This design comes from an exercise in tuning for small area on the open sky130 flow, not from production work.
In this exercise RTL edits were held to simulation tests only and were not proved equivalent to the original.
Power and IR drop assume default switching activity.

**flow/design.v**
```verilog
`timescale 1ns/1ps
module i2c_master #(
    parameter CLK_FREQ_HZ = 50000000,
    parameter I2C_FREQ_HZ = 400000
)(
    input  wire        clk,
    input  wire        rst,
    input  wire        i_start_transfer,
    input  wire [6:0]  i_address,
    input  wire [2:0]  i_n_bytes,
    input  wire        i_is_read,
    output wire        o_ready_for_cmd,
    input  wire        i_tx_data_valid,
    input  wire [7:0]  i_tx_data,
    output wire        o_tx_data_ready,
    output reg         o_rx_data_valid,
    output reg  [7:0]  o_rx_data,
    input  wire        i_rx_data_ready,
    output reg         o_transfer_done,
    output reg         o_ack_error,
    output reg         scl_oe,
    output reg         sda_oe,
    output reg         sda_int,
    input  wire        sda_in
);
    function integer clog2;
      input integer value;
      integer i;
      begin
        value = value - 1;
        for (i = 0; value > 0; i = i + 1)
          value = value >> 1;
        clog2 = i;
      end
    endfunction
    localparam PRESCALER = (CLK_FREQ_HZ / (I2C_FREQ_HZ * 4)) - 1;
    reg [clog2(PRESCALER+1)-1:0] cnt;
    reg scl_clk_en;
    wire scl_rising_edge, scl_falling_edge;
    always @(posedge clk) begin
        if (rst) cnt <= 0;
        else if(scl_clk_en) if(cnt == PRESCALER) cnt <= 0; else cnt <= cnt + 1;
        else cnt <= 0;
    end
    assign scl_rising_edge  = scl_clk_en && (cnt == PRESCALER/2);
    assign scl_falling_edge = scl_clk_en && (cnt == PRESCALER);
    localparam [3:0] ST_IDLE=0, ST_START=1, ST_TX_BYTE=2, ST_RX_BYTE=3, ST_ACK_CHECK=4, ST_ACK_SEND=5, ST_STOP=6;
    reg [3:0]  state;
    reg [7:0]  shift_reg;
    reg [2:0]  bit_cnt;
    reg [2:0]  byte_cnt;
    reg        addr_phase;   
    reg        tx_loaded;    
    always @(posedge clk or posedge rst) begin
        if(rst) begin
            state <= ST_IDLE; scl_oe <= 0; sda_oe <= 0; sda_int <= 1; scl_clk_en <= 0;
            o_transfer_done <= 0; o_ack_error <= 0; o_rx_data_valid <= 0;
            bit_cnt <= 0; addr_phase <= 0; tx_loaded <= 0;
        end else begin
            o_transfer_done <= 0;
            if(o_rx_data_valid && i_rx_data_ready) o_rx_data_valid <= 0;
            case(state)
                ST_IDLE: begin
                    scl_clk_en <= 0;
                    o_ack_error <= 0;
                    if(i_start_transfer) begin
                        shift_reg <= {i_address, i_is_read};
                        byte_cnt  <= i_n_bytes;
                        bit_cnt   <= 0;
                        state     <= ST_START;
                    end
                end
                ST_START: begin
                    scl_clk_en <= 1;
                    sda_oe <= 1; sda_int <= 0;  
                    if(scl_falling_edge) begin
                        scl_oe <= 1;
                        sda_int <= shift_reg[7];
                        shift_reg <= {shift_reg[6:0], 1'b0};
                        bit_cnt <= 1; addr_phase <= 1;
                        state <= ST_TX_BYTE;
                    end
                end
                ST_TX_BYTE: begin
                    sda_oe <= 1;  
                    if (scl_rising_edge) begin
                        scl_oe <= 0;
                    end else if(scl_falling_edge) begin
                        scl_oe <= 1;
                        if(bit_cnt == 0) begin
                            sda_oe <= 0; tx_loaded <= 0; state <= ST_ACK_CHECK;
                        end else begin
                            sda_int <= shift_reg[7];
                            shift_reg <= {shift_reg[6:0], 1'b0};
                            bit_cnt <= bit_cnt + 1;
                        end
                    end
                end
                ST_ACK_CHECK: begin
                    sda_oe <= 0;  
                    if(o_tx_data_ready && i_tx_data_valid) begin shift_reg <= i_tx_data; tx_loaded <= 1; end
                    if (scl_rising_edge) begin
                        scl_oe <= 0; if(sda_in) o_ack_error <= 1;
                    end else if(scl_falling_edge) begin
                        scl_oe <= 1; addr_phase <= 0;
                        if(o_ack_error) begin
                            sda_oe <= 1; sda_int <= 0; state <= ST_STOP;
                        end else if(i_is_read) begin
                            state <= ST_RX_BYTE;
                        end else if(!addr_phase && byte_cnt == 0) begin
                            sda_oe <= 1; sda_int <= 0; state <= ST_STOP;
                        end else begin
                            if(!addr_phase) byte_cnt <= byte_cnt - 1;
                            sda_oe <= 1;
                            sda_int <= shift_reg[7];
                            shift_reg <= {shift_reg[6:0], 1'b0};
                            bit_cnt <= 1;
                            state <= ST_TX_BYTE;
                        end
                    end
                end
                ST_RX_BYTE: begin
                    sda_oe <= 0;
                    if(scl_rising_edge) begin
                        scl_oe <= 0; shift_reg <= {shift_reg[6:0], sda_in};
                    end else if(scl_falling_edge) begin
                        scl_oe <= 1; bit_cnt <= bit_cnt + 1;
                        if(bit_cnt == 7) begin bit_cnt <= 0; o_rx_data <= shift_reg; o_rx_data_valid <= 1; state <= ST_ACK_SEND; end
                    end
                end
                ST_ACK_SEND: begin
                    sda_oe <= 1;  
                    sda_int <= (byte_cnt == 0);  
                    if(scl_rising_edge) begin scl_oe <= 0; end
                    else if(scl_falling_edge) begin
                        scl_oe <= 1;
                        if(byte_cnt == 0) begin
                            sda_int <= 0; state <= ST_STOP;
                        end else begin
                            byte_cnt <= byte_cnt - 1; sda_oe <= 0; state <= ST_RX_BYTE;
                        end
                    end
                end
                ST_STOP: begin
                    scl_clk_en <= 1; sda_oe <= 1;
                    if(scl_rising_edge) scl_oe <= 0;
                    else if(scl_falling_edge) begin
                        sda_oe <= 0; sda_int <= 1;
                        o_transfer_done <= 1; state <= ST_IDLE;
                    end
                end
            endcase
        end
    end
    assign o_ready_for_cmd = (state == ST_IDLE);
    assign o_tx_data_ready = (state == ST_ACK_CHECK) && (addr_phase || byte_cnt > 0) && !i_is_read && !o_ack_error && !tx_loaded;
endmodule
`timescale 1ns/1ps
module i2c_master_axil #(
    parameter C_S_AXI_ADDR_WIDTH = 5,
    parameter C_S_AXI_DATA_WIDTH = 32
)(
    input  wire                         S_AXI_ACLK,
    input  wire                         S_AXI_ARESETN,
    input  wire [C_S_AXI_ADDR_WIDTH-1:0] S_AXI_AWADDR,
    input  wire                         S_AXI_AWVALID,
    output reg                          S_AXI_AWREADY,
    input  wire [C_S_AXI_DATA_WIDTH-1:0] S_AXI_WDATA,
    input  wire [(C_S_AXI_DATA_WIDTH/8)-1:0] S_AXI_WSTRB,
    input  wire                         S_AXI_WVALID,
    output reg                          S_AXI_WREADY,
    output reg  [1:0]                   S_AXI_BRESP,
    output reg                          S_AXI_BVALID,
    input  wire                         S_AXI_BREADY,
    input  wire [C_S_AXI_ADDR_WIDTH-1:0] S_AXI_ARADDR,
    input  wire                         S_AXI_ARVALID,
    output reg                          S_AXI_ARREADY,
    output reg  [C_S_AXI_DATA_WIDTH-1:0] S_AXI_RDATA,
    output reg  [1:0]                   S_AXI_RRESP,
    output reg                          S_AXI_RVALID,
    input  wire                         S_AXI_RREADY,
    output wire scl_oe,
    output wire sda_oe,
    output wire sda_o,
    input  wire sda_i
);
    localparam ADDR_I2C_NBY = 5'h00;
    localparam ADDR_I2C_ADR = 5'h04;
    localparam ADDR_I2C_RDR = 5'h08;
    localparam ADDR_I2C_TDR = 5'h0C;
    localparam ADDR_I2C_CFG = 5'h10;
    reg [31:0] i2c_nby_reg, i2c_adr_reg, i2c_rdr_reg, i2c_tdr_reg, i2c_cfg_reg;
    wire rst = ~S_AXI_ARESETN;
    reg core_start_transfer; reg [6:0] core_address; reg [2:0] core_n_bytes; reg core_is_read_latch;
    wire core_ready_for_cmd; reg core_tx_data_valid; reg [7:0] core_tx_data; wire core_tx_data_ready;
    wire core_rx_data_valid; wire [7:0] core_rx_data; reg core_rx_data_ready;
    wire core_transfer_done; wire core_ack_error;
    localparam FSM_IDLE = 3'd0, FSM_START = 3'd1, FSM_TRANSFER = 3'd2, FSM_WAIT_DONE = 3'd3, FSM_FINISH = 3'd4;
    reg [2:0] state;
    reg [1:0] byte_count_down;
    reg [1:0] rx_byte_count_up;
    reg [C_S_AXI_ADDR_WIDTH-1:0] awaddr_lat, araddr_lat;
    always @(posedge S_AXI_ACLK) begin
        if (!S_AXI_ARESETN) begin
            S_AXI_AWREADY <= 0; S_AXI_WREADY <= 0; S_AXI_BVALID <= 0; S_AXI_BRESP <= 0;
            S_AXI_ARREADY <= 0; S_AXI_RVALID <= 0; S_AXI_RRESP <= 0; S_AXI_RDATA <= 0;
            i2c_nby_reg <= 0; i2c_adr_reg <= 0; i2c_rdr_reg <= 0; i2c_tdr_reg <= 0; i2c_cfg_reg <= 0;
        end else begin
            if (~S_AXI_AWREADY && S_AXI_AWVALID) begin S_AXI_AWREADY <= 1'b1; awaddr_lat <= S_AXI_AWADDR; end else S_AXI_AWREADY <= 1'b0;
            if (~S_AXI_WREADY && S_AXI_WVALID) S_AXI_WREADY <= 1'b1; else S_AXI_WREADY <= 1'b0;
            if (S_AXI_AWREADY&&S_AXI_AWVALID && S_AXI_WREADY&&S_AXI_WVALID && ~S_AXI_BVALID) begin
                case (awaddr_lat)
                    ADDR_I2C_NBY: i2c_nby_reg <= S_AXI_WDATA;
                    ADDR_I2C_ADR: i2c_adr_reg <= S_AXI_WDATA;
                    ADDR_I2C_TDR: i2c_tdr_reg <= S_AXI_WDATA;
                    ADDR_I2C_CFG: begin
                         i2c_cfg_reg[0] <= i2c_cfg_reg[0] | S_AXI_WDATA[0];
                         i2c_cfg_reg[1] <= i2c_cfg_reg[1] & S_AXI_WDATA[1];
                         i2c_cfg_reg[2] <= i2c_cfg_reg[2] | S_AXI_WDATA[2];
                         i2c_cfg_reg[3] <= i2c_cfg_reg[3] & S_AXI_WDATA[3];
                    end
                    default: ;
                endcase
                S_AXI_BVALID <= 1'b1; S_AXI_BRESP <= 2'b00;
            end else if (S_AXI_BVALID && S_AXI_BREADY) S_AXI_BVALID <= 0;
            if (core_rx_data_valid && !core_rx_data_ready) begin
                 case (rx_byte_count_up)
                     2'd0: i2c_rdr_reg[7:0]   <= core_rx_data;
                     2'd1: i2c_rdr_reg[15:8]  <= core_rx_data;
                     2'd2: i2c_rdr_reg[23:16] <= core_rx_data;
                     2'd3: i2c_rdr_reg[31:24] <= core_rx_data;
                 endcase
            end
            if (state == FSM_IDLE) begin
                if (i2c_cfg_reg[0]) begin i2c_cfg_reg[0] <= 0; i2c_cfg_reg[1] <= 0; end
                else if (i2c_cfg_reg[2]) begin i2c_cfg_reg[2] <= 0; i2c_cfg_reg[3] <= 0; i2c_rdr_reg <= 0; end
            end
            if (state == FSM_FINISH) begin if (core_is_read_latch) i2c_cfg_reg[3] <= 1; else i2c_cfg_reg[1] <= 1; end
            if (~S_AXI_ARREADY && S_AXI_ARVALID) begin S_AXI_ARREADY <= 1'b1;  araddr_lat <= S_AXI_ARADDR; end else S_AXI_ARREADY <= 0;
            if (S_AXI_ARREADY&&S_AXI_ARVALID && ~S_AXI_RVALID) begin
                case (araddr_lat)
                    ADDR_I2C_NBY: S_AXI_RDATA <= i2c_nby_reg; ADDR_I2C_ADR: S_AXI_RDATA <= i2c_adr_reg;
                    ADDR_I2C_RDR: S_AXI_RDATA <= i2c_rdr_reg; ADDR_I2C_TDR: S_AXI_RDATA <= i2c_tdr_reg;
                    ADDR_I2C_CFG: S_AXI_RDATA <= i2c_cfg_reg; default: S_AXI_RDATA <= 32'hDEADBEEF;
                endcase
                S_AXI_RVALID <= 1'b1; S_AXI_RRESP <= 2'b00;
            end else if (S_AXI_RVALID && S_AXI_RREADY) S_AXI_RVALID <= 0;
        end
    end
    wire [1:0] nby_clamped = (i2c_nby_reg == 0) ? 2'd0 : (i2c_nby_reg > 4) ? 2'd3 : (i2c_nby_reg - 1);
    always @(posedge S_AXI_ACLK or posedge rst) begin
        if(rst) begin
            state <= FSM_IDLE;
            core_start_transfer <= 0; core_tx_data_valid <= 0; core_rx_data_ready <= 0;
            byte_count_down <= 0;
        end else begin
            core_start_transfer <= 0; core_tx_data_valid <= 0;
            if (core_rx_data_valid && !core_rx_data_ready) begin
                 core_rx_data_ready <= 1;
                 rx_byte_count_up <= rx_byte_count_up + 1;
            end else core_rx_data_ready <= 0;
            case(state)
                FSM_IDLE: begin
                    if (i2c_cfg_reg[0]) begin
                        core_is_read_latch <= 0; state <= FSM_START;
                    end else if (i2c_cfg_reg[2]) begin
                        core_is_read_latch <= 1; state <= FSM_START;
                    end
                end
                FSM_START: begin
                    core_start_transfer <= 1;
                    core_address <= i2c_adr_reg[6:0];
                    core_n_bytes <= {1'b0, nby_clamped};
                    byte_count_down <= nby_clamped;
                    rx_byte_count_up <= 0;
                    state <= FSM_TRANSFER;
                end
                FSM_TRANSFER: begin
                    if (core_transfer_done) state <= FSM_FINISH;
                    else if (!core_is_read_latch) begin
                        if (core_tx_data_ready && !core_tx_data_valid) begin
                            core_tx_data_valid <= 1;
                            case (nby_clamped - byte_count_down)
                                2'd0: core_tx_data <= i2c_tdr_reg[7:0];
                                2'd1: core_tx_data <= i2c_tdr_reg[15:8];
                                2'd2: core_tx_data <= i2c_tdr_reg[23:16];
                                2'd3: core_tx_data <= i2c_tdr_reg[31:24];
                            endcase
                            if (byte_count_down == 0) state <= FSM_WAIT_DONE; else byte_count_down <= byte_count_down - 1;
                        end
                    end
                end
                FSM_WAIT_DONE: if (core_transfer_done) state <= FSM_FINISH;
                FSM_FINISH: state <= FSM_IDLE;
            endcase
        end
    end
    i2c_master master_i (
        .clk(S_AXI_ACLK), .rst(rst), .i_start_transfer(core_start_transfer), .i_address(core_address),
        .i_n_bytes(core_n_bytes), .i_is_read(core_is_read_latch), .o_ready_for_cmd(core_ready_for_cmd),
        .i_tx_data_valid(core_tx_data_valid), .i_tx_data(core_tx_data), .o_tx_data_ready(core_tx_data_ready),
        .o_rx_data_valid(core_rx_data_valid), .o_rx_data(core_rx_data), .i_rx_data_ready(core_rx_data_ready),
        .o_transfer_done(core_transfer_done), .o_ack_error(core_ack_error),
        .scl_oe(scl_oe), .sda_oe(sda_oe), .sda_int(sda_o), .sda_in(sda_i));
endmodule
```
**flow/config.mk**
```make
export PLATFORM = sky130hd
export DESIGN_NAME = i2c_master_axil
export DESIGN_NICKNAME = i2c_master_axil
export VERILOG_FILES = /design/flow/design.v
export SDC_FILE = /design/flow/constraint.sdc
export NUM_CORES = 4
export LEC_CHECK = 0
export CAP_MARGIN = 20
export CORE_MARGIN = 2
export CORE_UTILIZATION = 40
export SLEW_MARGIN = 20
```
**flow/constraint.sdc**
```tcl
create_clock -name core_clock -period 10.0 [get_ports {S_AXI_ACLK}]
set_input_delay 2.0000 -clock core_clock [delete_from_list [all_inputs] [get_ports {S_AXI_ACLK}]]
set_output_delay 2.0000 -clock core_clock [all_outputs]
set_load 0.01 [all_outputs]
```
**flow/run.sh**
```bash
#!/bin/bash
# synth_recipe.tcl (not shown) runs the flow's synth.tcl, then flattens the netlist and writes it again
# the make line also repeats each setting of config.mk as NAME=value (left out here)
make -C /OpenROAD-flow-scripts/flow DESIGN_CONFIG=/design/flow/config.mk WORK_HOME=/design/flow/orfs CLKGATE_MAP_FILE= SYNTH_SCRIPT=/design/flow/synth_recipe.tcl finish
```
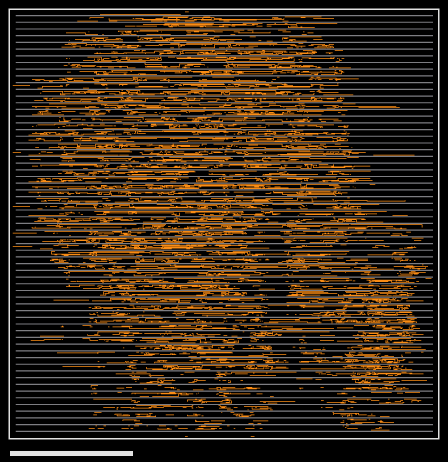
*Metal 1*
Scale bar: 50 µm. Supply wires on this layer in gray.
share of all routed wire: 47%
main direction: horizontal
DR vias: 9470
global-route track usage on met1: 0.321
final wirelength: 33.8 mm

==> summary.txt <==
Final layout
  • Buffer share of cell area: 0.0740
  • Multi-input gate count: slightly above 900
  • Sequential cell area share: 0.412
  • Layout cells sized above 1: 0.0845
  • Final cell count without fillers: around 1700
  • Ant diodes: 0
  • Top cell category: flip-flops and latches
  • Commonest non-fill, non-tap cell in the layout: nand2_1
  • Fraction of area in multi-input gates: 0.411
  • Final instance area: 13400 µm²
  • Most frequent cells in the layout: nand2_1 (267), dfxtp_1 (174), nor2_1 (104)

Route
  • DRT met1 WL: ~16 mm
  • Drt drc: 0
  • Met2 wire len: around 15 mm
  • Vias/cell: ~5.5
  • Top sig layer: met4
  • WL met3: ~2.4 mm
  • Drt first pass iters: 5

Floorplanning
  • TAP cells: around 380
  • Die footprint: about 30000 µm²
  • Die Span Y: about 170 µm

Synthesis
  • Synth warn: 2
  • Post-synth top cells: nand2_1 (267), dfxtp_1 (174), nor2_1 (105)
  • Post-Syn Instances: ~1300
  • Netlist cell types: 74
  • Adder-cell area share of the yosys netlist: 0.0235
  • Main combinational cell family by area after synthesis: compound AO/OA/AOI/OAI gates
  • Mapped Avg Cell Area: 9.05 µm²
  • Count leader, synth: nand2_1
  • Synth top area cells: dfxtp_1 (30%), edfxtp_1 (13%), nand2_1 (8.7%), dfrtp_1 (4.8%), mux2i_1 (3.9%)
  • Yosys top cell area share: 0.303
  • Post-synth EDFFs: between 40 and 50

Clock network
  • Post-cts resize count: 0
  • Skew-Pair Late Insertion Delay: ~530 ps
  • CTS sink cnt: 246
  • Clk pin slew, worst setup/hold paths: around 60 ps
  • CTS Buf Count: 27
  • Htree depth: 1
  • Root Buffer: clkbuf_16
  • CTS tree: done

Power and ir drop
  • Power Clock: between 0.9 and 1 mW
  • Design Power: 2.79 mW
  • P_seq: roughly 1.2 mW
  • Top Consumer: registers
  • Peak VDD IR: roughly 0.13 mV
  • Pwr dens: approximately 210 nW/µm²
  • LEAKAGE: 4.94 nW
  • Internal Power: 1.90 mW

Placement
  • Port Buffer Count: 89
  • Place WS: 5320 ps
  • Placed insts: approximately 1700
  • Placed cell areas: around 13000 µm²

STA
  • RSZ-0062 raised after global routing: false
  • Fin Clk Skew: approximately 11 ps
  • Setup violations, final: 0
  • Fin worst setup slack: between 5000 and 6000 ps
  • Slew margin rel.: 0.397
  • Hold Vio Cnt, Final: 0
  • Max-slew violations: 0

Setup path
  • Crit path max-delay family: simple AND/OR/NAND/NOR gates
  • Critical path depth: 7
  • CP endpoint: S_AXI_RDATA[8]
  • R2R setup slack: ~6300 ps
  • Worst-path cell chain: clkdlybuf4s50_1 > nand2_1 > nor2_2 > buf_4 > nand3_2 > a21oi_1 > o21a_1
  • CP peak stage delay: around 790 ps
  • R2R cell count: 9

Min path
  • Beginning of the worst hold path: S_AXI_WREADY

Global route
  • M3 GR Usage: 0.0305
  • Grt peak-use layer: met2
  • Global-route wire length before repair: around 53 mm
  • Met2 Usage GRT: 0.356
  • Largest net degree at the start of global routing: a little under 90
  • GRT Total Usage: 0.221

Outcome
  • Status: complete, no violations
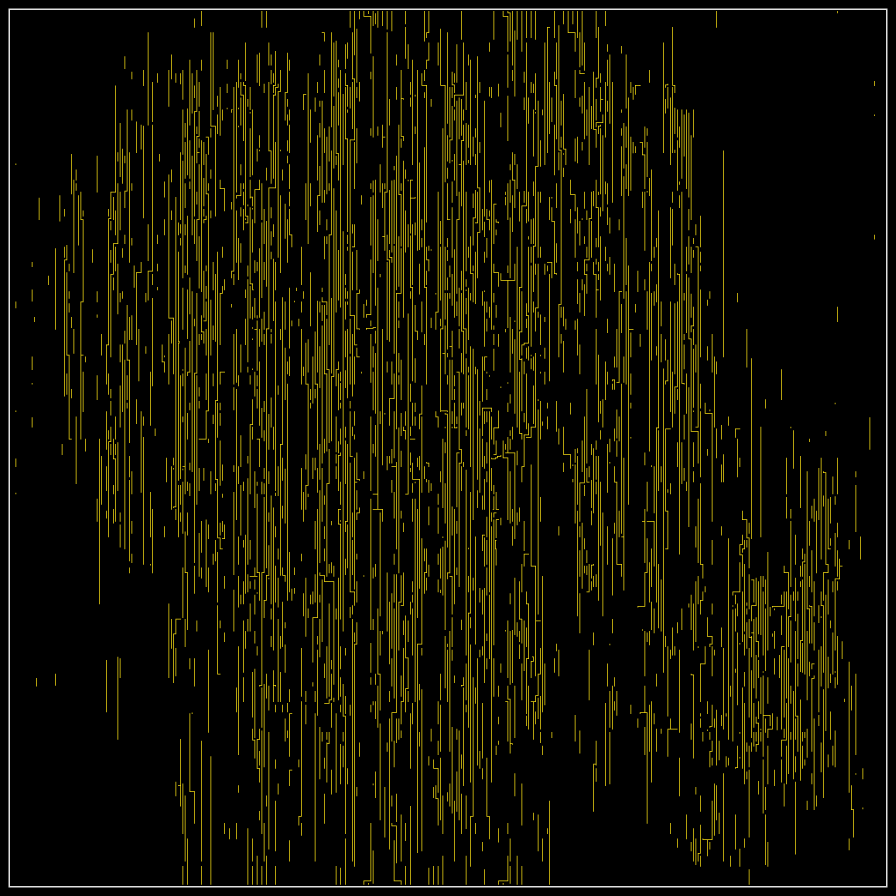
*Signal wires on met2*
main direction: vertical
longest straight run: 79.2 µm
nets with wire on the layer: 1103
share of all routed wire: 45%
wire length on this layer: 15200 µm

==> re-timing with driven ports <==
No port has a modelled driver above. Below, the same layout with a new extraction and two added sets of constraints. Step 1, drivers: a clkbuf_16 drives S_AXI_ACLK and a buf_2 each remaining input, both assumed. Step 2 adds t to the input delays and takes it off the output delays; t is the mean of the earliest and latest rising clock arrival at the registers after step 1. Input paths then give back, and output paths get back, about the clock's delay inside the block. Slacks: ideal / step 1 / step 2; pairs: ideal / step 1.
t (ns): 0.574
slack for setup (ns): 5.829 / 5.849 / 5.275
slew at the worst register clock pin (ns): 0.06 / 0.06
worst data-port slew with drivers (ns): 0.05
After both steps setup and hold are still met in this run. The setup slack of this run moves by +0.020 ns with the drivers and by -0.554 ns with both steps.
